Source: an optimization exercise on an open RTL-to-GDS flow (aim: small area). Production flows keep margins and buffers that such runs may drop. Only simulation tests tie the RTL to the original design; equivalence was not proved. Not every run is shown, and edits may drop behaviour that the tests do not exercise. Power is estimated from default activity; no workload was simulated.

==> flow/run.sh <==
#!/bin/bash
# synth_recipe.tcl (not shown) runs the flow's synth.tcl, then flattens the netlist and writes it again
# the make line also repeats each setting of config.mk as NAME=value (left out here)
make -C /OpenROAD-flow-scripts/flow DESIGN_CONFIG=/design/flow/config.mk WORK_HOME=/design/flow/orfs CLKGATE_MAP_FILE= SYNTH_SCRIPT=/design/flow/synth_recipe.tcl finish
==> flow/config.mk <==
export PLATFORM = sky130hd
export DESIGN_NAME = space
export DESIGN_NICKNAME = space
export VERILOG_FILES = /design/flow/design.v
export SDC_FILE = /design/flow/constraint.sdc
export NUM_CORES = 4
export LEC_CHECK = 0
export CAP_MARGIN = 20
export CORE_MARGIN = 2
export CORE_UTILIZATION = 40
export SLEW_MARGIN = 20
==> flow/constraint.sdc <==
create_clock -name core_clock -period 20.0 [get_ports {clk}]
set_input_delay 4.0000 -clock core_clock [delete_from_list [all_inputs] [get_ports {clk}]]
set_output_delay 4.0000 -clock core_clock [all_outputs]
set_load 0.01 [all_outputs]
==> flow/design.v <==
module sync
	(
		output h_sync,v_sync,video_on,p_tick,
		output [10:0] pixel_x,pixel_y,
		input clk,reset
	);
	localparam HD = 640;
	localparam HF = 48;
	localparam HB = 16;
	localparam HR = 96;
	localparam VD = 480;
	localparam VF = 10;
	localparam VB = 33;
	localparam VR = 2;
	reg mod2_reg;
	wire mod2_next;
	reg [10:0] h_counter_reg,h_counter_next;
	reg [10:0] v_counter_reg,v_counter_next;
	reg v_sync_reg,h_sync_reg;
	wire v_sync_next,h_sync_next;
	wire h_end,v_end,pixel_tick;
	always @(posedge clk)
	begin
		if(reset)
		begin
			mod2_reg <= 1'b0;
			v_counter_reg <= 0;
			h_counter_reg <= 0;
			v_sync_reg <= 1'b0;
			h_sync_reg <= 1'b0;
		end
		else
		begin
			mod2_reg <= mod2_next;
			v_counter_reg <= v_counter_next;
			h_counter_reg <= h_counter_next;
			v_sync_reg <= v_sync_next;
			h_sync_reg <= h_sync_next;
		end
	end
	assign mod2_next = ~mod2_reg;
	assign pixel_tick = mod2_reg;
	assign h_end = (h_counter_reg == (HD + HF + HB + HR - 1));
	assign v_end = (v_counter_reg == (VD + VF + VB + VR - 1));
	always @*
		if(pixel_tick)
			if(h_end)
				h_counter_next = 0;
			else
				h_counter_next = h_counter_reg + 1;
		else
			h_counter_next = h_counter_reg;
	always @*
		if(pixel_tick & h_end)
			if(v_end)
				v_counter_next = 0;
			else
				v_counter_next = v_counter_reg + 1;
		else
			v_counter_next = v_counter_reg;
	assign h_sync_next = (h_counter_reg >= (HD + HB) && h_counter_reg <= (HD + HB + HR - 1));
	assign v_sync_next = (v_counter_reg >= (VD + VB) && v_counter_reg <= (VD + VB + VR - 1));
	assign video_on = (h_counter_reg < HD) && (v_counter_reg < VD);
	assign h_sync = h_sync_reg;
	assign v_sync = v_sync_reg;
	assign pixel_x = h_counter_reg;
	assign pixel_y = v_counter_reg;
	assign p_tick = pixel_tick;
endmodule
module wall
  (
    input wire video_on,
    input wire reset,
    input clk,
    input wire [10:0] pix_x, pix_y,
    input wire ledleft, ledright, fire,
    output reg [2:0] rgb,
    output wire wall_on,
    output [10:0] bull_x_reg1, bull_y_reg1
    );
  	localparam [1:0] reset_s = 2'b00, idle = 2'b01, shoot = 2'b10;
    localparam MAX_X = 640;
    localparam MAX_Y = 480;
    localparam LWALL_L = 0;
    localparam LWALL_R = 2;
    localparam RWALL_L = 637;
    localparam RWALL_R = 639;
    localparam TWALL_L = 0;
    localparam TWALL_R = 2;
    localparam BWALL_L = 477;
    localparam BWALL_R = 479;
    localparam BALL_T = 465;
    localparam BALL_B = 477;
    localparam BALL_SIZE = 10;
    localparam BALL_V = 2;
    localparam BULL_T = BALL_T - 1;
    localparam BULL_SIZE = 4;
    localparam BULL_V = 2;
    wire lwall, rwall, twall, bwall, ball, bull;
    wire [2:0] lrgb, rrgb, trgb, brgb, ballrgb, bullrgb;
    wire frame_tick;
    wire [10:0] ball_x_l, ball_x_r;
    reg [10:0] ball_x_reg, ball_x_next;
    wire [10:0] bull_x_l, bull_x_r, bull_y_t, bull_y_b;
    reg [1:0] bull_state_next, bull_state_reg;
    reg [10:0] bull_x_reg, bull_y_reg;
    reg [10:0] bull_x_next, bull_y_next;
    wire d_collision;
    reg bull_show;                           
    assign lwall = (LWALL_L<=pix_x) && (pix_x<=LWALL_R);
    assign rwall = (RWALL_L<=pix_x) && (pix_x<=RWALL_R);
    assign twall = (TWALL_L<=pix_y) && (pix_y<=TWALL_R);
    assign bwall = (BWALL_L<=pix_y) && (pix_y<=BWALL_R);
    assign frame_tick = (pix_x==11'd0);  
    assign ball_x_l = ball_x_reg;
    assign ball_x_r = ball_x_l + BALL_SIZE - 1;
    assign  ball = (BALL_T<=pix_y) && (pix_y<=BALL_B) && (ball_x_l<=pix_x) && (pix_x<=ball_x_r);
    assign bull_x_l =  bull_x_reg + 3;
    assign bull_x_r = bull_x_l + BULL_SIZE - 1;
    assign bull_y_b = bull_y_reg;
    assign bull_y_t = bull_y_b - BULL_SIZE - 1;
    assign bull = (bull_y_t<=pix_y) && (pix_y<=bull_y_b) && (bull_x_l<=pix_x) && (pix_x<=bull_x_r);
    assign wall_on = lwall | rwall | twall | bwall | ball | bull;  
    assign bull_x_reg1 = bull_x_reg;
    assign bull_y_reg1 = bull_y_reg;
    always @(*)
    begin
    	if (frame_tick)
    		if( (~ledright) && (ball_x_r < MAX_X - BALL_SIZE) )
    			ball_x_next = ball_x_reg + BALL_V;
    		else if( (~ledleft) && (ball_x_l > BALL_V) )
    			ball_x_next = ball_x_reg - BALL_V;
    		else
    			ball_x_next = ball_x_reg;
    	else
    		ball_x_next = ball_x_reg;
    end
    always @(posedge clk)
        if(reset)
        begin
            ball_x_reg <= 315;
        end
        else if(frame_tick)
        begin
            ball_x_reg <= ball_x_next;
        end
    always @(posedge clk)
        if(reset)           bull_state_reg <= idle;
        else                bull_state_reg <= bull_state_next;
    always @(posedge clk)
        if(reset)           bull_x_reg <= 318;
        else                bull_x_reg <= bull_x_next;
    always @(posedge clk)
        if(reset)           bull_y_reg <= BULL_T;
        else                bull_y_reg <= bull_y_next;
    assign d_collision = (bull_y_reg <= 10)?1'b1:1'b0;
    always @*
    begin
        bull_state_next = bull_state_reg;
        bull_x_next = ball_x_l;
        bull_y_next = bull_y_reg;
        case(bull_state_reg)
            idle:
            begin
                if(~fire)
                    bull_state_next = shoot;
                    bull_show = 1'b0;
            end
            reset_s:
            begin
                bull_y_next = BULL_T;
                bull_state_next = idle;
                bull_show = 1'b0;
            end
            shoot:
            begin
                bull_x_next = bull_x_reg;
                bull_y_next = (frame_tick)? bull_y_reg - BULL_V : bull_y_reg;
                bull_show = 1'b1;
                if(d_collision)
                    bull_state_next = reset_s;
            end
            default:
            begin
                bull_show = 1'b0;
                bull_state_next = bull_state_reg;
                bull_x_next = ball_x_l;
                bull_y_next = bull_y_reg;
            end
        endcase
    end
    assign ballrgb = 3'b110;
    assign bullrgb = 3'b100;
    assign lrgb = 3'b111;
    assign rrgb = 3'b111;
    assign trgb = 3'b111;
    assign brgb = 3'b111;
    always @*
    	if(~video_on)
    		rgb = 3'b000;
    	else if(lwall)
    			rgb = lrgb;
    	else if(rwall)
    			rgb = rrgb;
    	else if(twall)
    			rgb = trgb;
    	else if(bwall)
    			rgb = brgb;
    	else if(ball)
    			rgb = ballrgb;
    	else if(bull && bull_show) 
    		begin
    			rgb = bullrgb;
    		end
    	else
    	 	rgb = 3'b000;
endmodule
module obs
#(parameter N1=15, parameter LOWER_LIMIT = 475)
(
	input wire video_on,
    input wire reset,
    input clk,
    input wire [10:0] pix_x, pix_y,
    input wire [10:0] x1, x2, y1, y2,
    output reg [2:0] rgb,
    output wire obs_on,
    input wire [10:0] bull_x, bull_y,
    output wire obs_state,
    output wire crossed
);
    localparam MAX_X = 640;
    localparam MAX_Y = 480;
    localparam OBS_V = 1;
    localparam START = 0;
    localparam on = 1'b1, off = 1'b0;   
    localparam N = N1;   
    wire obs;
    wire [2:0] obsrgb;
    reg next, ps;
    wire col;
    reg [N-1:0] obs_y_reg, obs_y_next;  
    wire frame_tick;
    wire [10:0] y1n, y2n;
    reg [3:0] count, count_next;
    assign frame_tick = (pix_x==11'd0);  
    assign y1n = y1 + obs_y_reg[N-1:N-11];  
    assign y2n = y2 + obs_y_reg[N-1:N-11];  
    assign obs = (x1<=pix_x) && (pix_x<=x2) && (y1n<=pix_y) && (pix_y<=y2n);
    assign obsrgb = 3'b111;
    assign col = (x1<bull_x) && (bull_x<x2) && (y1n<bull_y) && (bull_y<y2n);
    assign obs_on = obs & ps;
    always @(posedge clk)
    begin
        if(reset)
            obs_y_reg <= START;
        else
            obs_y_reg <= obs_y_next;
    end
    always @(*)
    begin
        if (frame_tick & (ps == on))   
        begin
            obs_y_next = obs_y_reg + OBS_V;
        end
        else
            obs_y_next = obs_y_reg;
    end
    always @(posedge clk)
    begin
    if(reset)
        ps <= on;
    else
        ps <= next;
    end
    always @(*)
    begin
        next = ps;
        case(ps)
        on: if(col)
                next = off;
        off: next = off;
        endcase
    end
    always @*
    	if(~video_on)
    		rgb = 3'b000;
    	else if(obs)
    			rgb = obsrgb;
    		 else
    		 	rgb = 3'b000;
    assign obs_state = ps;
    assign crossed = (y2n >= LOWER_LIMIT);  
endmodule
module space
(
	input wire clk, reset,
	input wire led1, led2, led3,
	output wire hsync, vsync,
	output wire [2:0] rgb,
	output reg [7:0] leds
	);
	wire [10:0] pixel_x, pixel_y;
	wire pixel_tick, video_on;
	reg [2:0] rgb_reg;
	reg [2:0] rgb_next;
	wire [2:0] rgb_wall, rgb_obs, rgb_obs1, rgb_obs2, rgb_obs3, rgb_obs4, rgb_obs5, rgb_obs6, rgb_obs7;
	wire wall_on, obs_on, obs_on1, obs_on2, obs_on3, obs_on4, obs_on5, obs_on6, obs_on7;
	wire reset_n;
	wire [10:0] bull_x, bull_y;
	wire gamewin;
	wire [0:7] obs_state;  
	wire gameover;
	wire [0:7] game_state;
    wire [0:7] crossed;
	sync vga
	(.clk(clk), .reset(reset_n), .h_sync(hsync), .v_sync(vsync), .video_on(video_on), .p_tick(pixel_tick), .pixel_x(pixel_x), .pixel_y(pixel_y));
	wall wallins
	(.video_on(video_on), .pix_x(pixel_x), .pix_y(pixel_y), .rgb(rgb_wall), .ledleft(led2), .ledright(led1), .reset(reset_n), .clk(clk), .fire(led3), .wall_on(wall_on), .bull_x_reg1(bull_x), .bull_y_reg1(bull_y));
	obs #(.N1(13)) obst1
	(.crossed(crossed[0]), .obs_state(obs_state[0]), .video_on(video_on), .reset(reset_n), .clk(clk), .pix_x(pixel_x), .pix_y(pixel_y), .x1(20), .y1(20), .x2(80), .y2(40), .rgb(rgb_obs), .obs_on(obs_on), .bull_x(bull_x), .bull_y(bull_y));
	obs #(.N1(14)) obst2
	(.crossed(crossed[1]), .obs_state(obs_state[1]), .video_on(video_on), .reset(reset_n), .clk(clk), .pix_x(pixel_x), .pix_y(pixel_y), .x1(100), .y1(20), .x2(160), .y2(40), .rgb(rgb_obs1), .obs_on(obs_on1), .bull_x(bull_x), .bull_y(bull_y));
	obs #(.N1(15)) obst3
	(.crossed(crossed[2]), .obs_state(obs_state[2]), .video_on(video_on), .reset(reset_n), .clk(clk), .pix_x(pixel_x), .pix_y(pixel_y), .x1(180), .y1(20), .x2(240), .y2(40), .rgb(rgb_obs2), .obs_on(obs_on2), .bull_x(bull_x), .bull_y(bull_y));
	obs #(.N1(14)) obst4
	(.crossed(crossed[3]), .obs_state(obs_state[3]), .video_on(video_on), .reset(reset_n), .clk(clk), .pix_x(pixel_x), .pix_y(pixel_y), .x1(260), .y1(20), .x2(320), .y2(40), .rgb(rgb_obs3), .obs_on(obs_on3), .bull_x(bull_x), .bull_y(bull_y));
	obs #(.N1(13)) obst5
	(.crossed(crossed[4]), .obs_state(obs_state[4]), .video_on(video_on), .reset(reset_n), .clk(clk), .pix_x(pixel_x), .pix_y(pixel_y), .x1(340), .y1(20), .x2(400), .y2(40), .rgb(rgb_obs4), .obs_on(obs_on4), .bull_x(bull_x), .bull_y(bull_y));
	obs #(.N1(14)) obst6
	(.crossed(crossed[5]), .obs_state(obs_state[5]), .video_on(video_on), .reset(reset_n), .clk(clk), .pix_x(pixel_x), .pix_y(pixel_y), .x1(420), .y1(20), .x2(460), .y2(40), .rgb(rgb_obs5), .obs_on(obs_on5), .bull_x(bull_x), .bull_y(bull_y));
	obs #(.N1(13)) obst7
	(.crossed(crossed[6]), .obs_state(obs_state[6]), .video_on(video_on), .reset(reset_n), .clk(clk), .pix_x(pixel_x), .pix_y(pixel_y), .x1(480), .y1(20), .x2(540), .y2(40), .rgb(rgb_obs6), .obs_on(obs_on6), .bull_x(bull_x), .bull_y(bull_y));
	obs #(.N1(15)) obst8
	(.crossed(crossed[7]), .obs_state(obs_state[7]), .video_on(video_on), .reset(reset_n), .clk(clk), .pix_x(pixel_x), .pix_y(pixel_y), .x1(560), .y1(20), .x2(620), .y2(40), .rgb(rgb_obs7), .obs_on(obs_on7), .bull_x(bull_x), .bull_y(bull_y));
 	always @(*)
 		case({led1,led2})
 			2'b00: leds = 8'b00000000;
 			2'b11: leds = 8'b11111111;
 			2'b10: leds = 8'b11110000;
 			2'b01: leds = 8'b00001111;
 			default: leds = 8'b10101010;
 		endcase
	always @(posedge clk )
		if (pixel_tick)
			rgb_reg<=rgb_next;
	always @(*)
	begin
		if(~video_on)
			rgb_next = 3'b000;
		else if(gamewin)
			rgb_next = 3'b010;
		else if(gameover)
			rgb_next = 3'b100;
		else if (wall_on)
			rgb_next = rgb_wall;
		else if (obs_on)
			rgb_next = rgb_obs;
		else if(obs_on1)
			rgb_next = rgb_obs1;
		else if(obs_on2)
			rgb_next = rgb_obs2;
		else if(obs_on3)
			rgb_next = rgb_obs3;
		else if(obs_on4)
			rgb_next = rgb_obs4;
		else if(obs_on5)
			rgb_next = rgb_obs5;
		else if(obs_on6)
			rgb_next = rgb_obs6;
		else if(obs_on7)
			rgb_next = rgb_obs7;
		else
			rgb_next = 3'b000;
	end
	assign gamewin = &(~obs_state);
	assign gameover = |(crossed);
	assign  rgb = rgb_reg;
	assign  reset_n = ~reset;
endmodule
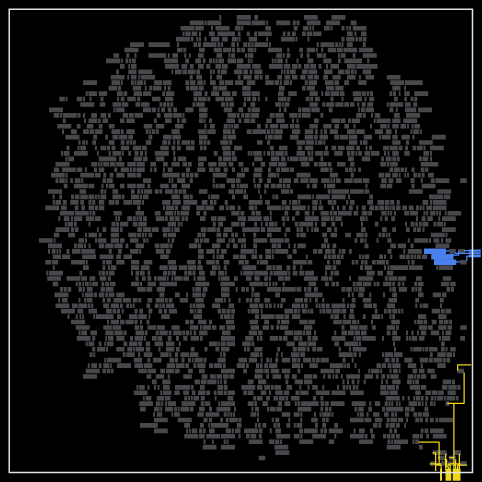
Figure 1: run 1, port wiring.
Drawn at 2 px/micron.
legend:
  blue:
    port: rgb
    bits: 3
    direction: output
    end_cells: 3
    buffers: 3
    wire: 24.8 microns
  yellow:
    port: leds
    bits: 8
    direction: output
    end_cells: 0
    buffers: 10
    wire: 161 microns

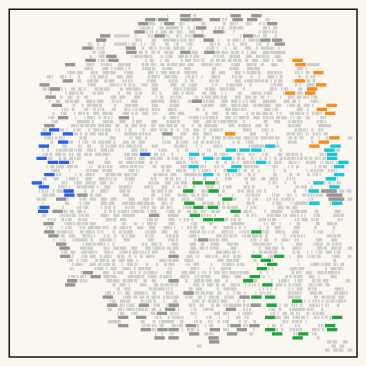
Figure 2: run 1, hierarchy map of the flops.
Drawn at 1.5 px/micron.
legend:
  cyan:
    scope: vga
    sequential_cells: 25
    where: right middle
  green:
    scope: wallins
    sequential_cells: 33
  orange:
    scope: obst6
    sequential_cells: 15
    where: top right
  blue:
    scope: obst3
    sequential_cells: 16
    where: left middle
not colored: 91

==> results.sh, run 1 <==
export IMPL_fin_crit_sh_pct=45.7
export IMPL_crit_path_end_kind="output pin"
export IMPL_synth_nets=3005
export IMPL_grt_usage_pct=25.8
export IMPL_p_sw_mw=0.290
export IMPL_min_path_cells=2
export IMPL_die_h_microns=231
export IMPL_core_sq_um=51100
export IMPL_path_max_fanout=5
export IMPL_multi_input_area_sq_um=16000
export IMPL_clock_power_mw=0.348
export IMPL_viasPerCell=5.93
export IMPL_critical_path_cell_chain="clkdlybuf4s50_1 -> clkdlybuf4s50_1"
export IMPL_reg2reg_to="rgb_reg[1]"
export IMPL_seqPwrFrac_pct=43.0
export IMPL_cts_root_buf="clkbuf_16"
export IMPL_portBuffers=17
export IMPL_cts_hold_buf=0
export IMPL_ant_nets=0
export IMPL_drc_errors=0
export IMPL_clock_path_buffers=2
export IMPL_power_density_nw_per_um2=42.0
export IMPL_p_leak_nw=9.06
export IMPL_grt_pass1_wl_microns=106000
export IMPL_nFillCells=5131
export IMPL_yosysWarnings=38
export IMPL_vias=19000
export IMPL_numCtsBuffers=17
export IMPL_drt_first_pass_iters=5
export IMPL_fin_worst_skew_ns=0.0147
export IMPL_hp_start="obst2.obs_y_reg[1]"
export IMPL_dieArea_sq_um=53300
export IMPL_yosys_area_top_type="ha_1"
export IMPL_dr_first_iter_drc_count=1686
export IMPL_cts_repair_resized=0
export IMPL_syn_inst=2539
export IMPL_grt_overflow_total=0
export IMPL_crit_required_ns=16.00
export IMPL_clock_sink_count=180
export IMPL_crit_buf_inv=2
export IMPL_start_util_pct=40.3
export IMPL_synth_edf_count=3
export IMPL_wl_per_cell_microns=21.3
export IMPL_crit_family="buffers and inverters"
export IMPL_slew_headroom_pct=23.0
export IMPL_gp_congestion=0.930
export IMPL_die_x_microns=231
export IMPL_antenna_found_initial=2
export IMPL_syn_to_final_growth_pct=6.72
export IMPL_synth_main_ff_cell="dfxtp_1"
export IMPL_crit_type="primary input to output pin"
export IMPL_min_delay_path_class="register to register"
export IMPL_ir_drop_v=0.0000723
export IMPL_hold_end="obst2.obs_y_reg[1]"
export IMPL_grt_setup_unrepaired="no"
export IMPL_htreeDepth=4
export IMPL_p_int_mw=0.632
export IMPL_finalMaxSlewViolations=0
export IMPL_worst_skew_pair_late_latency_ns=0.51
export IMPL_cp_slowest_stage_delay_ns=0.57
export IMPL_synth_async_reset_ratio_pct=0
export IMPL_pg_seq_mw=0.397
export IMPL_rrSetupSlack_ns=14.96
export IMPL_synth_cell_area_sq_um=20600
export IMPL_layout_min_cycle_time_ns=9.13
export IMPL_finalSetupViolations=0
export IMPL_r2r_cells=17
export IMPL_cp_arrival_ns=5.13
export IMPL_synth_distinct_cells=96
export IMPL_synth_commonest_cells="ha_1, nor2_1, nand2_1"
export IMPL_synthMostInstantiatedCell="ha_1"
export IMPL_dp_hpwl_microns=50300
export IMPL_syn_avg_cell_area_sq_um=8.11
export IMPL_pwr_share_comb_pct=19.2
export IMPL_nNetsFinal=2972
export IMPL_synth_top_area_share_pct=28.0
export IMPL_drive_above_1_share_pct=4.85
export IMPL_antenna_diode_count=0
export IMPL_worstMarginPinSlew_ns=1.15
export IMPL_start_kind="primary input"
export IMPL_fmax_mhz=110
export IMPL_finalPower_mw=0.922
export IMPL_cts_setup_buffers=0
export IMPL_cts_tree="yes"
export IMPL_r2r_start="wallins.bull_x_reg[0]"
export IMPL_grt_max_degree=71
export IMPL_yosys_top_cells_area="ha_1, dfxtp_1, xnor2_1"
export IMPL_crit_top_cell="clkdlybuf4s50_1"
export IMPL_power_leader="registers"
export IMPL_clk_pin_slew_ns=0.06
export IMPL_slowest_stage="clkdlybuf4s50_1"
export IMPL_p_sw_share_pct=31.5
export IMPL_ys_ff_latch=180
export IMPL_final_seq_area_sq_um=3630
export IMPL_status="complete, no violations"
export IMPL_comb_cell_power_mw=0.177
export IMPL_timing_setup_tns_ns=0
export IMPL_hold_viol=0
export IMPL_grt_pass1_vias=18300
export IMPL_seq_area_frac_synth_pct=17.7
export IMPL_drv_cap=0
export IMPL_pwr_share_clk_pct=37.7
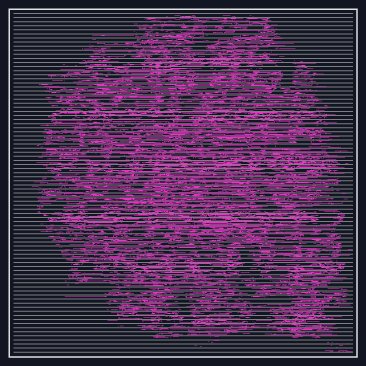
Figure 3: run 1, signal wires on met1.
Drawn at 1.5 px/micron. Supply wires on this layer in gray.
longest straight run: 91.5 microns
wire length on this layer: 29.8 mm
main direction: horizontal
nets with wire on the layer: 2773
share of all routed wire: 44%
WL final: 68200 microns
met1 Resource Use GR: 32.8%

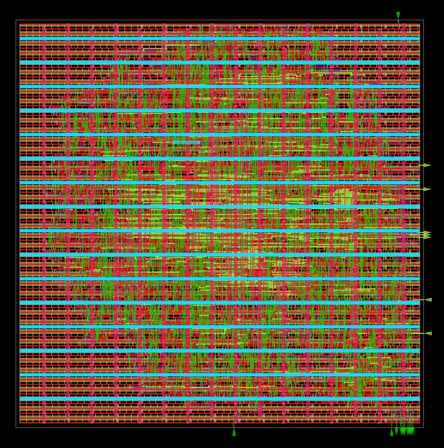
Figure 4: run 1, top view of the die.
final cell count without fillers: 3198
IO Pins: 18
row count: 83

-- run 1: placed cells by master, fill, tap and decap left out, drive strengths merged, types with 20 or more instances in the layout --
master and n:
inv 115, nor3 42, and3 20, clkbuf 23
nand3 93, o21ai 131, xor2 97, a21oi 177
or3 40, nor4 29, a21o 32, nor2b 21
nand2 185, buf 35, a211oi 37, nand2b 28
and2 27, nor2 232, ha 461, dfxtp 177
o21a 27, nand4 102, xnor2 140
-- run 1: layer usage --
| metal | track usage, % | vias up | part of all wire, % |
|---|---|---|---|
| met2 | 40.6 | 686 | 44 |
| li1 | - | 9174 | - |
| met4 | 14.6 | 2 | 5.9 |
| met1 | 32.8 | 8889 | 44 |
| met5 | 0 | - | 0.019 |
| met3 | 5.21 | 216 | 6.9 |
-- run 1: area by class of cell --
class / instances / share of cell area, %
multi-input combinational: 2140 / 73.0
sequential: 180 / 16.5
tap: 680 / 3.87
clock buffer: 23 / 2.13
inverter: 115 / 1.98
timing repair buffer: 52 / 1.97
clock inverter: 8 / 0.467
-- run 1: worst max path at each step --
stage	end	slack [ns]	from	cells after the start
floorplan	leds[1]	11.66	led2	2
global placement	leds[6]	10.85	led1	2
detailed placement	leds[5]	10.83	led1	2
CTS	leds[5]	10.83	led1	2
global route	leds[5]	10.80	led1	2
finish	leds[6]	10.87	led1	2
-- run 1: cell families after synthesis --
| group | synth area share (%) |
|---|---|
| xor gates and xnor gates | 10.1 |
| and+or+nand+nor | 22.5 |
| muxes | 0.298 |
| adders and majority gates | 28.0 |
| buffers and inverters | 4.41 |
| AOI/OAI and AO/OA | 17.0 |
| DFF | 17.7 |
-- run 1: stage by stage --
| step | cell area [sq um] | std cells | util [%] | setup slack, ns | hold WS (ns) |
|---|---|---|---|---|---|
| 6_report | 22000 | 3198 | 43.0 | 10.87 | 0.475 |
| 5_1_grt | 22000 | 3198 | 43.0 | 10.80 | 0.512 |
| 4_1_cts | 22000 | 3198 | 43.0 | 10.83 | 0.478 |
| 3_5_place_dp | 21400 | 3167 | 41.9 | 10.83 | 0.468 |
| 3_3_place_gp | 21400 | 3167 | 41.9 | 10.85 | 0.456 |
| 2_1_floorplan | 20600 | 2539 | - | 11.66 | 0.448 |
Figure 5. I/O pins on the die edge (run 1).
Drawn at 2 px/micron. Pins as bars across the die edge, other pins in gray.
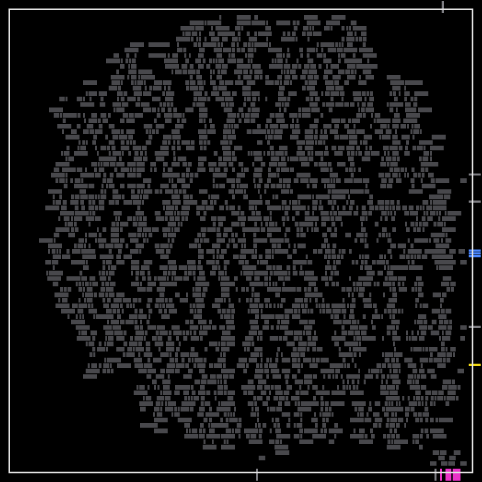

--- run 2 (changed files replaced; the others as in run 1) ---
==> flow/design.v <==
module sync
	(
		output h_sync, v_sync, video_on, p_tick, tick,
		output [9:0] pixel_x, pixel_y,
		input clk, reset
	);
	reg       mod2_reg;
	reg [9:0] h_reg, v_reg;
	reg       h_sync_reg, v_sync_reg;
	wire h_end = h_reg[9] & h_reg[8] & (&h_reg[4:0]);
	wire v_end = v_reg[9] & v_reg[3] & v_reg[2];
	always @(posedge clk)
		if (reset) begin
			mod2_reg   <= 1'b0;
			h_reg      <= 10'd0;
			v_reg      <= 10'd0;
			h_sync_reg <= 1'b0;
			v_sync_reg <= 1'b0;
		end else begin
			mod2_reg <= ~mod2_reg;
			if (mod2_reg)
				h_reg <= h_end ? 10'd0 : h_reg + 10'd1;
			if (mod2_reg & h_end)
				v_reg <= v_end ? 10'd0 : v_reg + 10'd1;
			h_sync_reg <= (h_reg >= 10'd656) && (h_reg <= 10'd751);
			v_sync_reg <= (v_reg == 10'd513) || (v_reg == 10'd514);
		end
	assign h_sync   = h_sync_reg;
	assign v_sync   = v_sync_reg;
	assign video_on = (h_reg < 10'd640) && (v_reg < 10'd480);
	assign p_tick   = mod2_reg;
	assign tick     = (h_reg == 10'd0);
	assign pixel_x  = h_reg;
	assign pixel_y  = v_reg;
endmodule
module wall
	(
		input wire reset, clk, tick,
		input wire [9:0] pix_x, pix_y,
		input wire ledleft, ledright, fire,
		output wire border, ball, bull, bull_show,
		output wire [8:0] ux,
		output wire [7:0] uy
	);
	localparam [1:0] reset_s = 2'b00, idle = 2'b01, shoot = 2'b10;
	reg [8:0] bx_reg, ux_reg;
	reg [7:0] uy_reg;
	reg [1:0] st_reg;
	always @(posedge clk)
		if (reset)
			bx_reg <= 9'd157;
		else if (tick) begin
			if (~ledright && bx_reg < 9'd310)
				bx_reg <= bx_reg + 9'd1;
			else if (~ledleft && bx_reg != 9'd0)
				bx_reg <= bx_reg - 9'd1;
		end
	always @(posedge clk)
		if (reset) begin
			st_reg <= idle;
			ux_reg <= 9'd157;
			uy_reg <= 8'd232;
		end else begin
			case (st_reg)
				idle: begin
					ux_reg <= bx_reg;
					if (~fire) st_reg <= shoot;
				end
				shoot: begin
					if (tick) uy_reg <= uy_reg - 8'd1;
					if (uy_reg <= 8'd5) st_reg <= reset_s;
				end
				default: begin
					ux_reg <= bx_reg;
					uy_reg <= 8'd232;
					st_reg <= idle;
				end
			endcase
		end
	wire [10:0] px = {1'b0, pix_x};
	wire [10:0] py = {1'b0, pix_y};
	wire [10:0] ball_l = {1'b0, bx_reg, 1'b1};
	wire [10:0] bull_l = {1'b0, ux_reg, 1'b1} + 11'd3;
	wire [10:0] bull_b = {2'b0, uy_reg, 1'b0};
	assign border = (pix_x <= 10'd2) || (pix_x >= 10'd637) || (pix_y <= 10'd2) || (pix_y >= 10'd477);
	assign ball = (pix_y >= 10'd465) && (pix_y <= 10'd477) && (ball_l <= px) && (px <= ball_l + 11'd9);
	assign bull = (bull_b - 11'd5 <= py) && (py <= bull_b) && (bull_l <= px) && (px <= bull_l + 11'd3);
	assign bull_show = st_reg[1];
	assign ux = ux_reg;
	assign uy = uy_reg;
endmodule
module obs
	(
		input wire reset, clk, tick,
		input wire [9:0] pix_x, pix_y,
		input wire [8:0] ux,
		input wire [7:0] uy,
		output wire obs_any,
		output wire gamewin,
		output wire gameover
	);
	reg [14:0] t_reg;
	reg [7:0] ps;
	reg [7:0] dc;
	wire [14:0] t_next = t_reg + {14'd0, tick};
	wire [10:0] off0 = t_reg[12:2];
	wire [10:0] off1 = t_reg[13:3];
	wire [10:0] off2 = t_reg[14:4];
	wire [10:0] py = {1'b0, pix_y};
	wire [10:0] by = {2'b0, uy, 1'b0};
	function crossed_f(input [10:0] off);
		reg [10:0] y2n;
		begin
			y2n = off + 11'd40;
			crossed_f = (y2n >= 11'd475);
		end
	endfunction
	function draw_f(input [10:0] off, input [10:0] y);
		reg [10:0] y1n, y2n;
		begin
			y1n = off + 11'd20;
			y2n = off + 11'd40;
			draw_f = (y1n <= y) && (y <= y2n);
		end
	endfunction
	function col_f(input [10:0] off, input [10:0] y);
		reg [10:0] y1n, y2n;
		begin
			y1n = off + 11'd20;
			y2n = off + 11'd40;
			col_f = (y1n < y) && (y < y2n);
		end
	endfunction
	wire [2:0] dy = {draw_f(off2, py), draw_f(off1, py), draw_f(off0, py)};
	wire [2:0] cy = {col_f(off2, by), col_f(off1, by), col_f(off0, by)};
	wire [2:0] fx = {crossed_f(t_next[14:4]), crossed_f(t_next[13:3]), crossed_f(t_next[12:2])};
	wire [7:0] dx, cx;
	assign dx[0] = (pix_x >= 10'd20)  && (pix_x <= 10'd80);
	assign dx[1] = (pix_x >= 10'd100) && (pix_x <= 10'd160);
	assign dx[2] = (pix_x >= 10'd180) && (pix_x <= 10'd240);
	assign dx[3] = (pix_x >= 10'd260) && (pix_x <= 10'd320);
	assign dx[4] = (pix_x >= 10'd340) && (pix_x <= 10'd400);
	assign dx[5] = (pix_x >= 10'd420) && (pix_x <= 10'd460);
	assign dx[6] = (pix_x >= 10'd480) && (pix_x <= 10'd540);
	assign dx[7] = (pix_x >= 10'd560) && (pix_x <= 10'd620);
	assign cx[0] = (ux >= 9'd10)  && (ux <= 9'd39);
	assign cx[1] = (ux >= 9'd50)  && (ux <= 9'd79);
	assign cx[2] = (ux >= 9'd90)  && (ux <= 9'd119);
	assign cx[3] = (ux >= 9'd130) && (ux <= 9'd159);
	assign cx[4] = (ux >= 9'd170) && (ux <= 9'd199);
	assign cx[5] = (ux >= 9'd210) && (ux <= 9'd229);
	assign cx[6] = (ux >= 9'd240) && (ux <= 9'd269);
	assign cx[7] = (ux >= 9'd280) && (ux <= 9'd309);
	localparam [15:0] GRP = {2'd2, 2'd0, 2'd1, 2'd0, 2'd1, 2'd2, 2'd1, 2'd0};
	wire [7:0] col, drw, fxo;
	genvar i;
	generate
		for (i = 0; i < 8; i = i + 1) begin : g
			assign col[i] = cx[i] & cy[GRP[2*i +: 2]];
			assign drw[i] = dx[i] & dy[GRP[2*i +: 2]];
			assign fxo[i] = fx[GRP[2*i +: 2]];
		end
	endgenerate
	always @(posedge clk)
		if (reset) begin
			t_reg <= 15'd0;
			ps <= 8'hff;
			dc <= 8'h00;
		end else begin
			t_reg <= t_next;
			ps <= ps & ~col;
			dc <= (ps & fxo) | (~ps & dc);
		end
	assign obs_any = |(drw & ps);
	assign gamewin = ~|ps;
	assign gameover = |dc;
endmodule
module space
(
	input wire clk, reset,
	input wire led1, led2, led3,
	output wire hsync, vsync,
	output wire [2:0] rgb,
	output wire [7:0] leds
	);
	wire [9:0] pixel_x, pixel_y;
	wire pixel_tick, video_on, tick;
	wire border, ball, bull, bull_show;
	wire [8:0] ux;
	wire [7:0] uy;
	wire obs_any, gamewin, gameover;
	wire rst = ~reset;
	reg [2:0] rgb_reg;
	reg [2:0] rgb_next;
	sync vga
	(.clk(clk), .reset(rst), .h_sync(hsync), .v_sync(vsync), .video_on(video_on), .p_tick(pixel_tick), .tick(tick), .pixel_x(pixel_x), .pixel_y(pixel_y));
	wall wallins
	(.reset(rst), .clk(clk), .tick(tick), .pix_x(pixel_x), .pix_y(pixel_y), .ledleft(led2), .ledright(led1), .fire(led3),
	 .border(border), .ball(ball), .bull(bull), .bull_show(bull_show), .ux(ux), .uy(uy));
	obs obsins
	(.reset(rst), .clk(clk), .tick(tick), .pix_x(pixel_x), .pix_y(pixel_y), .ux(ux), .uy(uy),
	 .obs_any(obs_any), .gamewin(gamewin), .gameover(gameover));
	assign leds = {{4{led1}}, {4{led2}}};
	always @(*)
		if (~video_on)        rgb_next = 3'b000;
		else if (gamewin)     rgb_next = 3'b010;
		else if (gameover)    rgb_next = 3'b100;
		else if (border)      rgb_next = 3'b111;
		else if (ball)        rgb_next = 3'b110;
		else if (bull)        rgb_next = bull_show ? 3'b100 : 3'b000;
		else if (obs_any)     rgb_next = 3'b111;
		else                  rgb_next = 3'b000;
	always @(posedge clk)
		if (pixel_tick)
			rgb_reg <= rgb_next;
	assign rgb = rgb_reg;
endmodule
==> flow/config.mk <==
export PLATFORM = sky130hd
export DESIGN_NAME = space
export DESIGN_NICKNAME = space
export VERILOG_FILES = /design/flow/design.v
export SDC_FILE = /design/flow/constraint.sdc
export NUM_CORES = 4
export LEC_CHECK = 0
export ABC_AREA = 1
export CAP_MARGIN = 20
export CORE_MARGIN = 2
export CORE_UTILIZATION = 65
export SLEW_MARGIN = 20
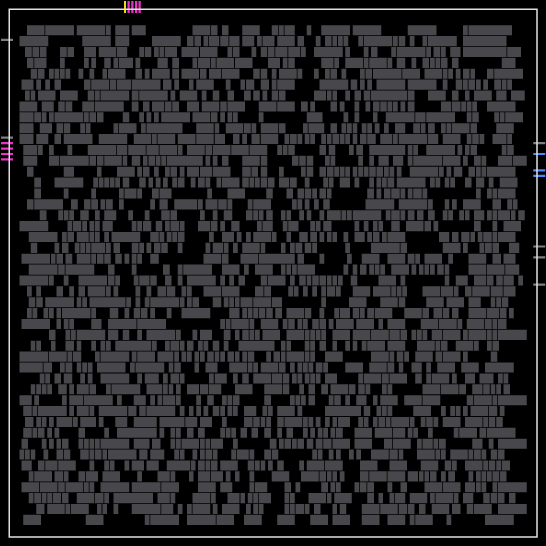
Figure 6: run 2, I/O pins on the die edge.
Drawn at 4 px/micron. Pins as bars across the die edge, other pins in gray.
legend:
  blue:
    port: rgb
    pins: 3
    direction: output
    edge: right
  yellow:
    port: led1
    pins: 1
    direction: input
    edge: top
  magenta:
    port: leds
    pins: 8
    direction: output
    edge: 4 left, 4 top
all pins by edge: 7 right, 6 left, 5 top
die height: 132 microns
input/output buffers: 17

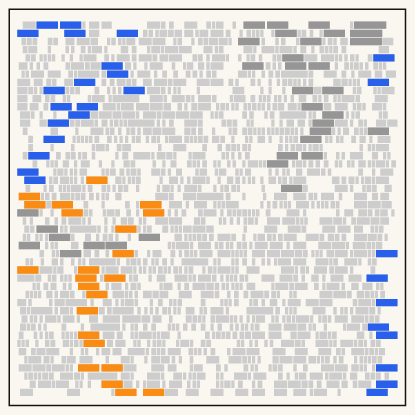
Figure 7: run 2, hierarchy map of the flops.
Drawn at 3 px/micron.
legend:
  blue:
    scope: wallins
    sequential_cells: 28
    where: spread over the die
  orange:
    scope: obsins
    sequential_cells: 23
not colored: 34
fin util: 70.2%
Die ar.: 17300 sq um

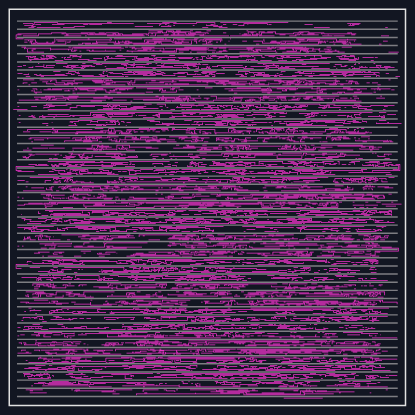
Figure 8: run 2, signal wires on met1.
Drawn at 3 px/micron. Supply wires on this layer in gray.
longest straight run: 48.8 microns
main direction: horizontal
share of all routed wire: 45%
nets with wire on the layer: 1656
wire length on this layer: 13700 microns

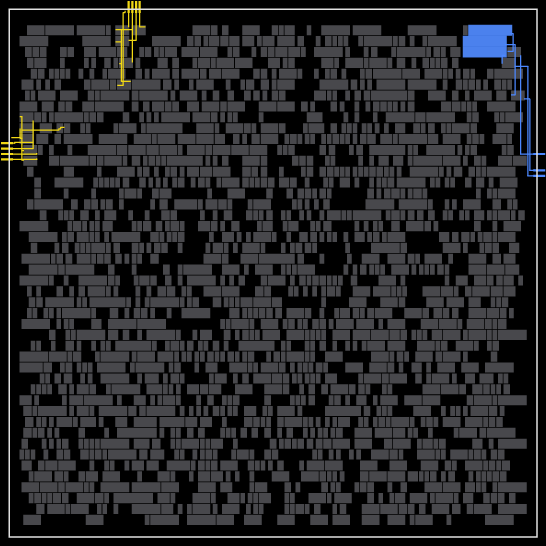
Figure 9: run 2, port wiring.
Drawn at 4 px/micron.
legend:
  blue:
    port: rgb
    bits: 3
    direction: output
    end_cells: 3
    buffers: 3
    wire: 106 microns
  yellow:
    port: leds
    bits: 8
    direction: output
    end_cells: 0
    buffers: 10
    wire: 132 microns

==> results.sh, run 2 <==
export IMPL_final_cell_mix="nand2_1, inv_1, ha_1"
export IMPL_preCtsSetupSlack_ns=10.89
export IMPL_drt_first_pass_iters=7
export IMPL_syn_avg_cell_area_sq_um=6.68
export IMPL_seq_area_frac_synth_pct=16.4
export IMPL_viasPerCell=5.89
export IMPL_yosys_top_cells_area="ha_1, dfxtp_1, nand2_1"
export IMPL_nFillCells=1512
export IMPL_ant_nets=0
export IMPL_antenna_diode_count=0
export IMPL_stdcell_count=1805
export IMPL_crit_path_end_kind="output pin"
export IMPL_synth_top_area_share_pct=24.3
export IMPL_drive_above_1_share_pct=3.90
export IMPL_fmax_mhz=110
export IMPL_ir_drop_v=0.0000902
export IMPL_cts_root_buf="clkbuf_16"
export IMPL_fin_crit_sh_pct=45.5
export IMPL_start_kind="primary input"
export IMPL_synth_distinct_cells=60
export IMPL_grt_max_degree=36
export IMPL_status="complete, no violations"
export IMPL_hold_viol=0
export IMPL_drv_cap=0
export IMPL_layout_min_cycle_time_ns=9.11
export IMPL_slew_headroom_pct=31.3
export IMPL_syn_inst=1584
export IMPL_ioPinCount=18
export IMPL_syn_to_final_growth_pct=5.42
export IMPL_synth_main_ff_cell="dfxtp_1"
export IMPL_ys_ff_latch=85
export IMPL_dp_hpwl_microns=24700
export IMPL_crit_type="primary input to output pin"
export IMPL_wl_microns=30700
export IMPL_crit_family="buffers and inverters"
export IMPL_cts_tree="yes"
export IMPL_yosysWarnings=4
export IMPL_htreeDepth=3
export IMPL_numCtsBuffers=9
export IMPL_crit_required_ns=16.00
export IMPL_slowest_stage="clkdlybuf4s50_1"
export IMPL_synth_commonest_cells="nand2_1, inv_1, ha_1"
export IMPL_clk_pin_slew_ns=0.07
export IMPL_grt_pass1_wl_microns=50100
export IMPL_timing_setup_tns_ns=0
export IMPL_cts_hold_buf=0
export IMPL_path_max_fanout=5
export IMPL_critical_path_cell_chain="clkdlybuf4s50_1 -> clkdlybuf4s50_1"
export IMPL_yosys_area_top_type="ha_1"
export IMPL_whs_ns=0.481
export IMPL_nNetsFinal=1795
export IMPL_wl_per_cell_microns=17.0
export IMPL_synthMostInstantiatedCell="nand2_1"
export IMPL_die_x_microns=132
export IMPL_grt_usage_pct=35.8
export IMPL_start_util_pct=66.6
export IMPL_dr_first_iter_drc_count=1029
export IMPL_synth_cell_area_sq_um=10600
export IMPL_grt_overflow_total=0
export IMPL_cp_arrival_ns=5.11
export IMPL_antenna_found_initial=0
export IMPL_synth_async_reset_ratio_pct=0
export IMPL_power_density_nw_per_um2=69.4
export IMPL_grt_pass1_vias=9954
export IMPL_worstMarginPinSlew_ns=1.02
export IMPL_cts_setup_buffers=0
export IMPL_vias=10600
export IMPL_cp_slowest_stage_delay_ns=0.57
export IMPL_min_delay_path_class="register to register"
export IMPL_dp_cells=1789
export IMPL_finalMaxSlewViolations=0
export IMPL_core_sq_um=15900
export IMPL_synth_nets=1795
export IMPL_crit_buf_inv=2
export IMPL_cts_repair_resized=0
export IMPL_clock_path_buffers=2
export IMPL_setup_ws_ns=10.89
export IMPL_layout_commonest_cell="nand2_1"
export IMPL_rows=46
export IMPL_crit_top_cell="clkdlybuf4s50_1"
export IMPL_fin_worst_skew_ns=0.0110
export IMPL_p_leak_nw=5.74
export IMPL_gp_congestion=0.981
export IMPL_worst_skew_pair_late_latency_ns=0.36
export IMPL_largest_reg_flops=15
export IMPL_clock_sink_count=85
export IMPL_finalSetupViolations=0
export IMPL_synth_edf_count=3
export IMPL_drc_errors=0
export IMPL_grt_setup_unrepaired="no"
## run 2: cell count changes in the layout (fill, tap and decap cells not counted), moves of 28 or more
cell,previous run,this run
xor2_1,97,42
buf_4,35,3
xnor2_1,140,11
nor2_1,231,157
nand2_1,181,342
a211oi_1,37,2
ha_1,461,205
or3_1,39,0
a21oi_1,176,102
nand4_1,96,41
dfxtp_1,177,82
inv_1,114,219
nand2b_1,28,0
o21ai_0,130,77
## run 2: logic make-up after synthesis
| logic type | after synthesis | synth area share (%) |
|---|---|---|
| AOI/OAI and AO/OA | 244 | 13.2 |
| xor gates and xnor gates | 58 | 5.37 |
| adders and majority gates | 206 | 24.4 |
| buffers and inverters | 262 | 9.82 |
| DFF | 85 | 16.4 |
| and+or+nand+nor | 729 | 30.8 |
## run 2: worst paths after layout
check / startpoint / to / slack (ns) / depth (start not counted)
max: led1 / leds[6] / 10.89 / 2
min: obsins.ps[3] / obsins.ps[3] / 0.48 / 2
max reg2reg: vga.h_reg[0] / register / 15.97 / 18
min reg2reg: obsins.ps[3] / obsins.ps[3] / 0.48 / 2
## run 2: layer usage
| metal | track usage, % | wire (microns) | part of all wire (%) |
|---|---|---|---|
| met5 | 0 | 0 | 0 |
| met4 | 12.6 | 863 | 2.8 |
| met3 | 5.71 | 2380 | 7.7 |
| met2 | 57.6 | 13700 | 45 |
| met1 | 48.5 | 13700 | 45 |
## run 2: final cells by class
cell class	instances	area (sq um)	area share (%)
Tap cell	216	270	2.42
Timing Repair Buffer	20	193	1.73
Clock inverter	7	55.1	0.494
Clock buffer	9	225	2.02
Sequential cell	85	1730	15.5
Inverter	231	868	7.79
Multi-Input combinational cell	1237	7800	70.0
## run 2: stage by stage
step	total power, mW	cell area (sq um)	util [%]
4_1_cts	0.769	11100	70.2
2_1_floorplan	0.515	10600	-
3_3_place_gp	0.590	10900	68.4
6_report	0.773	11100	70.2
3_5_place_dp	0.605	10900	68.4
5_1_grt	0.839	11100	70.2
## run 2: power by group
group | leakage [nW] | internal, mW | switching (mW)
clock | 0.134 | 0.0857 | 0.0789
sequential | 0.687 | 0.190 | 0.0510
combinational | 4.92 | 0.146 | 0.222
Figure 10. Top view of the die (run 2).
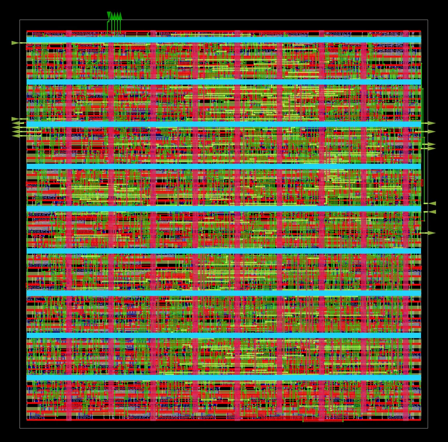

==> run 3: a larger rewrite; changed files in full <==
==> flow/design.v <==
module sync
	(
		output h_sync, v_sync, video_on, p_tick, tick,
		output [9:0] pixel_x, pixel_y,
		input clk, reset
	);
	reg       mod2_reg;
	reg [9:0] h_reg, v_reg;
	reg       h_sync_reg, v_sync_reg;
	wire h_end = h_reg[9] & h_reg[8] & (&h_reg[4:0]);
	wire v_end = v_reg[9] & v_reg[3] & v_reg[2];
	wire [9:0] h_inc, v_inc;
	inc #(10) hi (.a(h_reg), .ci(mod2_reg), .s(h_inc));
	inc #(10) vi (.a(v_reg), .ci(1'b1), .s(v_inc));
	always @(posedge clk)
		if (reset) begin
			mod2_reg   <= 1'b0;
			h_reg      <= 10'd0;
			v_reg      <= 10'd0;
			h_sync_reg <= 1'b0;
			v_sync_reg <= 1'b0;
		end else begin
			mod2_reg <= ~mod2_reg;
			h_reg <= (mod2_reg & h_end) ? 10'd0 : h_inc;
			if (mod2_reg & h_end)
				v_reg <= v_end ? 10'd0 : v_inc;
			h_sync_reg <= (h_reg >= 10'd656) && (h_reg <= 10'd751);
			v_sync_reg <= (v_reg == 10'd513) || (v_reg == 10'd514);
		end
	assign h_sync   = h_sync_reg;
	assign v_sync   = v_sync_reg;
	assign video_on = (h_reg < 10'd640) && (v_reg < 10'd480);
	assign p_tick   = mod2_reg;
	assign tick     = (h_reg == 10'd0);
	assign pixel_x  = h_reg;
	assign pixel_y  = v_reg;
endmodule
module wall
	(
		input wire reset, clk, tick,
		input wire [9:0] pix_x, pix_y,
		input wire ledleft, ledright, fire,
		output wire border, ball, bull, bull_show,
		output wire [8:0] ux,
		output wire [7:0] uy
	);
	localparam [1:0] reset_s = 2'b00, idle = 2'b01, shoot = 2'b10;
	reg [8:0] bx_reg, ux_reg;
	reg [7:0] uy_reg;
	reg [1:0] st_reg;
	wire right = ~ledright && (bx_reg < 9'd310);
	wire left  = ~ledleft && (bx_reg != 9'd0);
	wire [8:0] bx_step;
	updn #(9) bstep (.a(bx_reg), .en(right | left), .down(~right), .s(bx_step));
	always @(posedge clk)
		if (reset)
			bx_reg <= 9'd157;
		else if (tick)
			bx_reg <= bx_step;
	wire [7:0] uy_dec;
	updn #(8) ystep (.a(uy_reg), .en(1'b1), .down(1'b1), .s(uy_dec));
	always @(posedge clk)
		if (reset) begin
			st_reg <= idle;
			ux_reg <= 9'd157;
			uy_reg <= 8'd232;
		end else begin
			case (st_reg)
				idle: begin
					ux_reg <= bx_reg;
					if (~fire) st_reg <= shoot;
				end
				shoot: begin
					if (tick) uy_reg <= uy_dec;
					if (uy_reg <= 8'd5) st_reg <= reset_s;
				end
				default: begin
					ux_reg <= bx_reg;
					uy_reg <= 8'd232;
					st_reg <= idle;
				end
			endcase
		end
	wire [8:0] q = pix_x[9:1];
	wire [8:0] j = pix_y[9:1];
	wire ballrow = (pix_y >= 10'd465) && (pix_y <= 10'd477);
	wire [8:0] xs;
	wire xc;
	rca #(9) xadd (.a(q), .b(ballrow ? ~bx_reg : ~ux_reg), .ci(ballrow ? pix_x[0] : 1'b1), .s(xs), .co(xc));
	wire [8:0] ys;
	rca #(9) yadd (.a(j), .b({1'b1, ~uy_reg}), .ci(pix_y[0]), .s(ys), .co());
	assign border = (pix_x <= 10'd2) || (pix_x >= 10'd637) || (pix_y <= 10'd2) || (pix_y >= 10'd477);
	assign ball = ballrow && xc && (xs <= 9'd4);
	assign bull = xc && (xs[8:1] == 8'd1) && (&ys[8:2]) && (ys[1:0] != 2'b00);
	assign bull_show = st_reg[1];
	assign ux = ux_reg;
	assign uy = uy_reg;
endmodule
module obs
	(
		input wire reset, clk, tick,
		input wire [9:0] pix_x, pix_y,
		input wire [8:0] ux,
		input wire [7:0] uy,
		output wire obs_any,
		output wire gamewin,
		output wire gameover
	);
	reg [14:0] t_reg;
	reg [7:0] ps;
	reg [7:0] dc;
	reg [2:0] dy;
	wire [14:0] t_next;
	inc #(15) ti (.a(t_reg), .ci(tick), .s(t_next));
	wire [10:0] off0 = t_reg[12:2];
	wire [10:0] off1 = t_reg[13:3];
	wire [10:0] off2 = t_reg[14:4];
	function crossed_f(input [10:0] off);
		crossed_f = (off >= 11'd435) && (off <= 11'd2007);
	endfunction
	function q_f(input [10:0] off);
		q_f = (off[10:9] == 2'b00) || (off >= 11'd2028);
	endfunction
	wire sel = (pix_x[9:2] == 8'd1);
	wire [9:0] y = sel ? pix_y : {1'b0, uy, 1'b0};
	wire [9:0] d0, d1, d2;
	rca #(10) s0 (.a(y), .b(~off0[9:0]), .ci(1'b1), .s(d0), .co());
	rca #(10) s1 (.a(y), .b(~off1[9:0]), .ci(1'b1), .s(d1), .co());
	rca #(10) s2 (.a(y), .b(~off2[9:0]), .ci(1'b1), .s(d2), .co());
	wire [2:0] qv = {q_f(off2), q_f(off1), q_f(off0)};
	wire [2:0] dyn = qv & {(d2 >= 10'd20) && (d2 <= 10'd40), (d1 >= 10'd20) && (d1 <= 10'd40), (d0 >= 10'd20) && (d0 <= 10'd40)};
	wire [2:0] cy  = qv & {(d2 >= 10'd21) && (d2 <= 10'd39), (d1 >= 10'd21) && (d1 <= 10'd39), (d0 >= 10'd21) && (d0 <= 10'd39)};
	wire [2:0] fx = {crossed_f(t_next[14:4]), crossed_f(t_next[13:3]), crossed_f(t_next[12:2])};
	wire [7:0] dx, cx;
	assign dx[0] = (pix_x >= 10'd20)  && (pix_x <= 10'd80);
	assign dx[1] = (pix_x >= 10'd100) && (pix_x <= 10'd160);
	assign dx[2] = (pix_x >= 10'd180) && (pix_x <= 10'd240);
	assign dx[3] = (pix_x >= 10'd260) && (pix_x <= 10'd320);
	assign dx[4] = (pix_x >= 10'd340) && (pix_x <= 10'd400);
	assign dx[5] = (pix_x >= 10'd420) && (pix_x <= 10'd460);
	assign dx[6] = (pix_x >= 10'd480) && (pix_x <= 10'd540);
	assign dx[7] = (pix_x >= 10'd560) && (pix_x <= 10'd620);
	assign cx[0] = (ux >= 9'd10)  && (ux <= 9'd39);
	assign cx[1] = (ux >= 9'd50)  && (ux <= 9'd79);
	assign cx[2] = (ux >= 9'd90)  && (ux <= 9'd119);
	assign cx[3] = (ux >= 9'd130) && (ux <= 9'd159);
	assign cx[4] = (ux >= 9'd170) && (ux <= 9'd199);
	assign cx[5] = (ux >= 9'd210) && (ux <= 9'd229);
	assign cx[6] = (ux >= 9'd240) && (ux <= 9'd269);
	assign cx[7] = (ux >= 9'd280) && (ux <= 9'd309);
	localparam [15:0] GRP = {2'd2, 2'd0, 2'd1, 2'd0, 2'd1, 2'd2, 2'd1, 2'd0};
	wire [7:0] col, drw, fxo;
	genvar i;
	generate
		for (i = 0; i < 8; i = i + 1) begin : g
			assign col[i] = cx[i] & cy[GRP[2*i +: 2]];
			assign drw[i] = dx[i] & dy[GRP[2*i +: 2]];
			assign fxo[i] = fx[GRP[2*i +: 2]];
		end
	endgenerate
	always @(posedge clk)
		if (sel)
			dy <= dyn;
	always @(posedge clk)
		if (reset) begin
			t_reg <= 15'd0;
			ps <= 8'hff;
			dc <= 8'h00;
		end else begin
			t_reg <= t_next;
			if (~sel)
				ps <= ps & ~col;
			dc <= (ps & fxo) | (~ps & dc);
		end
	assign obs_any = |(drw & ps);
	assign gamewin = ~|ps;
	assign gameover = |dc;
endmodule
module space
(
	input wire clk, reset,
	input wire led1, led2, led3,
	output wire hsync, vsync,
	output wire [2:0] rgb,
	output wire [7:0] leds
	);
	wire [9:0] pixel_x, pixel_y;
	wire pixel_tick, video_on, tick;
	wire border, ball, bull, bull_show;
	wire [8:0] ux;
	wire [7:0] uy;
	wire obs_any, gamewin, gameover;
	wire rst = ~reset;
	reg [2:0] rgb_reg;
	reg [2:0] rgb_next;
	sync vga
	(.clk(clk), .reset(rst), .h_sync(hsync), .v_sync(vsync), .video_on(video_on), .p_tick(pixel_tick), .tick(tick), .pixel_x(pixel_x), .pixel_y(pixel_y));
	wall wallins
	(.reset(rst), .clk(clk), .tick(tick), .pix_x(pixel_x), .pix_y(pixel_y), .ledleft(led2), .ledright(led1), .fire(led3),
	 .border(border), .ball(ball), .bull(bull), .bull_show(bull_show), .ux(ux), .uy(uy));
	obs obsins
	(.reset(rst), .clk(clk), .tick(tick), .pix_x(pixel_x), .pix_y(pixel_y), .ux(ux), .uy(uy),
	 .obs_any(obs_any), .gamewin(gamewin), .gameover(gameover));
	assign leds = {{4{led1}}, {4{led2}}};
	always @(*)
		if (~video_on)        rgb_next = 3'b000;
		else if (gamewin)     rgb_next = 3'b010;
		else if (gameover)    rgb_next = 3'b100;
		else if (border)      rgb_next = 3'b111;
		else if (ball)        rgb_next = 3'b110;
		else if (bull)        rgb_next = bull_show ? 3'b100 : 3'b000;
		else if (obs_any)     rgb_next = 3'b111;
		else                  rgb_next = 3'b000;
	always @(posedge clk)
		if (pixel_tick)
			rgb_reg <= rgb_next;
	assign rgb = rgb_reg;
endmodule
module rca #(parameter W = 8)
(
	input wire [W-1:0] a, b,
	input wire ci,
	output wire [W-1:0] s,
	output wire co
	);
	wire [W:0] c;
	assign c[0] = ci;
	genvar i;
	generate
		for (i = 0; i < W; i = i + 1) begin : b_
			assign s[i] = a[i] ^ b[i] ^ c[i];
			assign c[i+1] = (a[i] & b[i]) | (c[i] & (a[i] ^ b[i]));
		end
	endgenerate
	assign co = c[W];
endmodule
module inc #(parameter W = 8)
(
	input wire [W-1:0] a,
	input wire ci,
	output wire [W-1:0] s
	);
	wire [W:0] c;
	assign c[0] = ci;
	genvar i;
	generate
		for (i = 0; i < W; i = i + 1) begin : b_
			assign s[i] = a[i] ^ c[i];
			assign c[i+1] = a[i] & c[i];
		end
	endgenerate
endmodule
module updn #(parameter W = 8)
(
	input wire [W-1:0] a,
	input wire en, down,
	output wire [W-1:0] s
	);
	wire [W:0] c;
	assign c[0] = en;
	genvar i;
	generate
		for (i = 0; i < W; i = i + 1) begin : b_
			assign s[i] = a[i] ^ c[i];
			assign c[i+1] = (a[i] ^ down) & c[i];
		end
	endgenerate
endmodule
==> flow/config.mk <==
export PLATFORM = sky130hd
export DESIGN_NAME = space
export DESIGN_NICKNAME = space
export VERILOG_FILES = /design/flow/design.v
export SDC_FILE = /design/flow/constraint.sdc
export NUM_CORES = 4
export LEC_CHECK = 0
export CAP_MARGIN = 20
export CORE_MARGIN = 2
export CORE_UTILIZATION = 70
export SLEW_MARGIN = 20
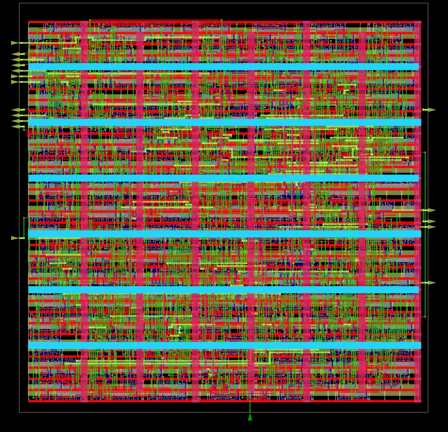
Figure 11: run 3, top view of the die.
row count: 34
Die ar.: 9960 sq um

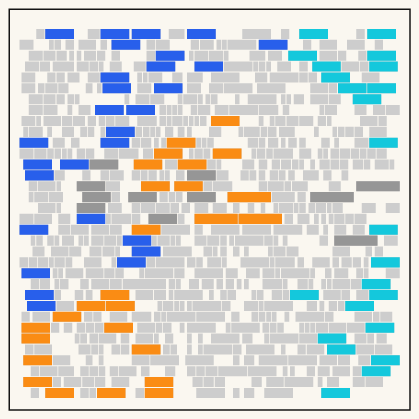
Figure 12: run 3, hierarchy map of the flops.
Drawn at 4 px/micron.
legend:
  blue:
    scope: wallins
    sequential_cells: 28
  orange:
    scope: obsins
    sequential_cells: 26
  cyan:
    scope: vga
    sequential_cells: 23
not colored: 11
fin util: 76.6%
final cell count without fillers: 804

==> results.sh, run 3 <==
export IMPL_critical_path_cell_chain="clkdlybuf4s50_1 -> clkdlybuf4s50_1"
export IMPL_synthMostInstantiatedCell="dfxtp_1"
export IMPL_core_sq_um=8810
export IMPL_syn_inst=704
export IMPL_grt_max_degree=79
export IMPL_final_area_sq_um=6750
export IMPL_syn_avg_cell_area_sq_um=9.13
export IMPL_nNetsFinal=784
export IMPL_start_kind="primary input"
export IMPL_yosys_area_top_type="dfxtp_1"
export IMPL_hold_end="wallins.ux_reg[0]"
export IMPL_rrSetupSlack_ns=12.97
export IMPL_yosys_top_cells_area="dfxtp_1, fa_1, ha_1"
export IMPL_p_leak_nw=2.82
export IMPL_min_delay_path_class="register to register"
export IMPL_yosysWarnings=4
export IMPL_grt_pass1_wl_microns=24800
export IMPL_nFillCells=649
export IMPL_finalPower_mw=0.405
export IMPL_ioPinCount=18
export IMPL_fin_worst_skew_ns=0.0159
export IMPL_reg2reg_to="rgb_reg[1]"
export IMPL_ant_nets=0
export IMPL_vias=5190
export IMPL_r2r_cells=23
export IMPL_synth_nets=797
export IMPL_largest_reg_flops=15
export IMPL_grt_usage_pct=31.6
export IMPL_numCtsBuffers=9
export IMPL_dr_first_iter_drc_count=317
export IMPL_slowest_stage="clkdlybuf4s50_1"
export IMPL_synth_commonest_cells="dfxtp_1, inv_1, nand2_1"
export IMPL_layout_commonest_cell="dfxtp_1"
export IMPL_syn_to_final_growth_pct=5.00
export IMPL_htreeDepth=3
export IMPL_dpl_cell_area_sq_um=6530
export IMPL_antenna_diode_count=0
export IMPL_layout_min_cycle_time_ns=9.21
export IMPL_fmax_mhz=109
export IMPL_finalSetupViolations=0
export IMPL_synth_distinct_cells=72
export IMPL_status="complete, no violations"
export IMPL_cts_setup_buffers=0
export IMPL_power_density_nw_per_um2=60.0
export IMPL_preCtsSetupSlack_ns=10.79
export IMPL_die_x_microns=99.8
export IMPL_crit_type="primary input to output pin"
export IMPL_grt_setup_unrepaired="no"
export IMPL_grt_overflow_total=0
export IMPL_dp_cells=788
export IMPL_crit_buf_inv=2
export IMPL_slew_headroom_pct=24.5
export IMPL_wl_microns=14800
export IMPL_finalMaxSlewViolations=0
export IMPL_gp_congestion=0.938
export IMPL_ys_ff_latch=88
export IMPL_min_path_cells=2
export IMPL_worstMarginPinSlew_ns=1.13
export IMPL_dp_hpwl_microns=11100
export IMPL_seq_area_frac_synth_pct=28.3
export IMPL_wl_per_cell_microns=18.4
export IMPL_wl_met1_microns=6530
export IMPL_final_cell_mix="dfxtp_1, inv_1, nand2_1"
export IMPL_synth_top_area_share_pct=25.5
export IMPL_crit_family="buffers and inverters"
export IMPL_fin_crit_sh_pct=46.0
export IMPL_drv_cap=0
export IMPL_viasPerCell=6.46
export IMPL_ir_drop_v=0.0000627
export IMPL_crit_top_cell="clkdlybuf4s50_1"
export IMPL_hp_start="wallins.ux_reg[0]"
export IMPL_clock_path_buffers=2
export IMPL_cts_root_buf="clkbuf_8"
export IMPL_crit_required_ns=16.00
export IMPL_r2r_start="vga.v_reg[3]"
export IMPL_synth_cell_area_sq_um=6430
export IMPL_drive_above_1_share_pct=4.60
export IMPL_cts_repair_resized=0
export IMPL_worst_skew_pair_late_latency_ns=0.37
export IMPL_hold_viol=0
export IMPL_synth_async_reset_ratio_pct=0
export IMPL_crit_path_end_kind="output pin"
export IMPL_met3_length_microns=957
export IMPL_synth_edf_count=6
export IMPL_cts_hold_buf=0
export IMPL_antenna_found_initial=0
export IMPL_dr_wl_met2_microns=6940
export IMPL_drc_errors=0
export IMPL_cts_tree="yes"
export IMPL_clk_pin_slew_ns=0.10
export IMPL_cp_slowest_stage_delay_ns=0.61
export IMPL_synth_main_ff_cell="dfxtp_1"
export IMPL_timing_setup_tns_ns=0
export IMPL_cp_arrival_ns=5.21
export IMPL_drt_first_pass_iters=6
export IMPL_portBuffers=17
export IMPL_clock_sink_count=88
export IMPL_path_max_fanout=9
export IMPL_die_h_microns=99.8
export IMPL_start_util_pct=73.0
export IMPL_highest_layer="met4"
export IMPL_grt_pass1_vias=5246
export IMPL_setup_ws_ns=10.79
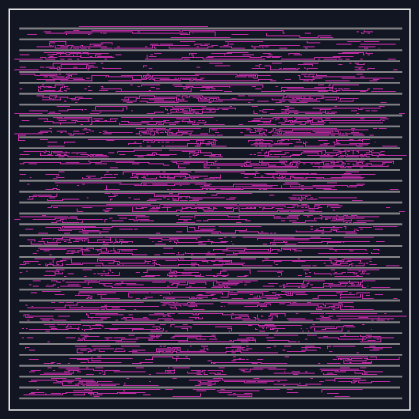
Figure 13: run 3, signal wires on met1.
Drawn at 4 px/micron. Supply wires on this layer in gray.
longest straight run: 37.7 microns
wire length on this layer: 6530 microns

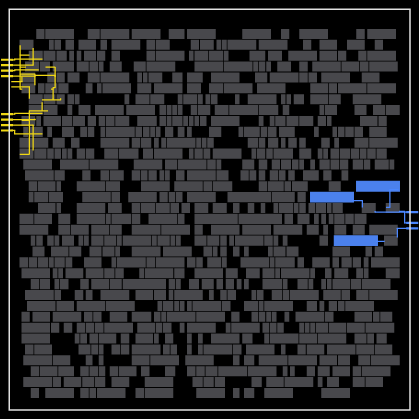
Figure 14: run 3, port wiring.
Drawn at 4 px/micron.
legend:
  yellow:
    port: leds
    bits: 8
    direction: output
    end_cells: 0
    buffers: 10
    wire: 139 microns
  blue:
    port: rgb
    bits: 3
    direction: output
    end_cells: 3
    buffers: 3
    wire: 31.8 microns

-- run 3: worst min-delay path, stage by stage, from the launching register on --
cell	delay (ns)
dfxtp_1	0.34
mux2i_1	0.07
nand2_1	0.06
-- run 3: cells by family after synthesis --
logic type / Yosys count / synth area share (%)
buf+inv: 97 / 6.37
simple gates: 242 / 20.5
fa+ha+maj: 88 / 21.9
mux: 30 / 4.71
compound gates: 140 / 15.5
flops: 88 / 28.3
xor+xnor: 19 / 2.59
-- run 3: worst max path at each step --
stage,endpoint,slack (ns),start,cells past startpoint
after floorplan,leds[0],11.88,led2,1
after global placement,leds[4],10.82,led1,2
after detailed placement,leds[7],10.79,led1,2
after CTS,leds[7],10.78,led1,2
after global routing,leds[4],10.75,led1,2
final,leds[7],10.79,led1,2
-- run 3: routing by layer --
metal  vias to the layer above  GRT usage, %
li1                       2484             -
met1                      2492          41.9
met2                       185          52.6
met3                        29          5.08
met4                         0          11.6
met5                         -             0
-- run 3: where the power goes --
part           total [mW]  internal [mW]  switching [mW]
Clock               0.137         0.0619          0.0747
Sequential          0.196          0.184          0.0116
Combinational      0.0724         0.0304          0.0420
-- run 3: metrics by stage --
step	util (%)	hold WS (ns)
global route	76.6	0.531
finish	76.6	0.495
global placement	74.2	0.464
floorplan	-	0.445
CTS	76.6	0.498
detailed placement	74.2	0.474
-- run 3: area by class of cell --
type	instances	area, sq um	area share (%)
Clock buffer	9	124	1.84
Clock inverter	7	92.6	1.37
Inverter	55	206	3.06
Multi-Input combinational cell	519	4200	62.2
Sequential cell	88	1820	27.0
Tap cell	108	135	2.00
Timing Repair Buffer	18	173	2.56

==> port drivers added, routing unchanged <==
In the flow no input, the clock included, has a driving cell. The finished layouts below were timed again as built, in two steps. Step 1 (the two cells are an assumption about what drives the block):
set clk [get_ports {clk}]
set_driving_cell -lib_cell sky130_fd_sc_hd__clkbuf_16 $clk
set_driving_cell -lib_cell sky130_fd_sc_hd__buf_2 [delete_from_list [all_inputs] $clk]
Step 2 moves the port delays by t, midway between the first and last clock arrival at a register: inputs arrive t later, outputs are due t later. That takes back most of the time a late clock gives input paths. a / b / c = no drivers / after step 1 / after step 2; a / b = the first two.
| run | shift t [ns] | setup WS [ns] | hold slack, ns | latest minus earliest clock arrival (ns) | worst slew at a driven data input, ns |
|---|---|---|---|---|---|
| run 1 | 0.555 | 10.870 / 10.845 / 10.845 | 0.475 / 0.475 / 0.475 | 0.016 / 0.016 | 0.03 |
| run 2 | 0.397 | 10.891 / 10.856 / 10.856 | 0.481 / 0.481 / 0.481 | 0.012 / 0.012 | 0.04 |
| run 3 | 0.397 | 10.793 / 10.768 / 10.768 | 0.495 / 0.495 / 0.495 | 0.016 / 0.015 | 0.03 |
After both steps setup and hold are still met in every run listed. For run 2, which loses most, drivers alone change the setup slack by -0.035 ns; drivers and shift together by -0.035 ns.
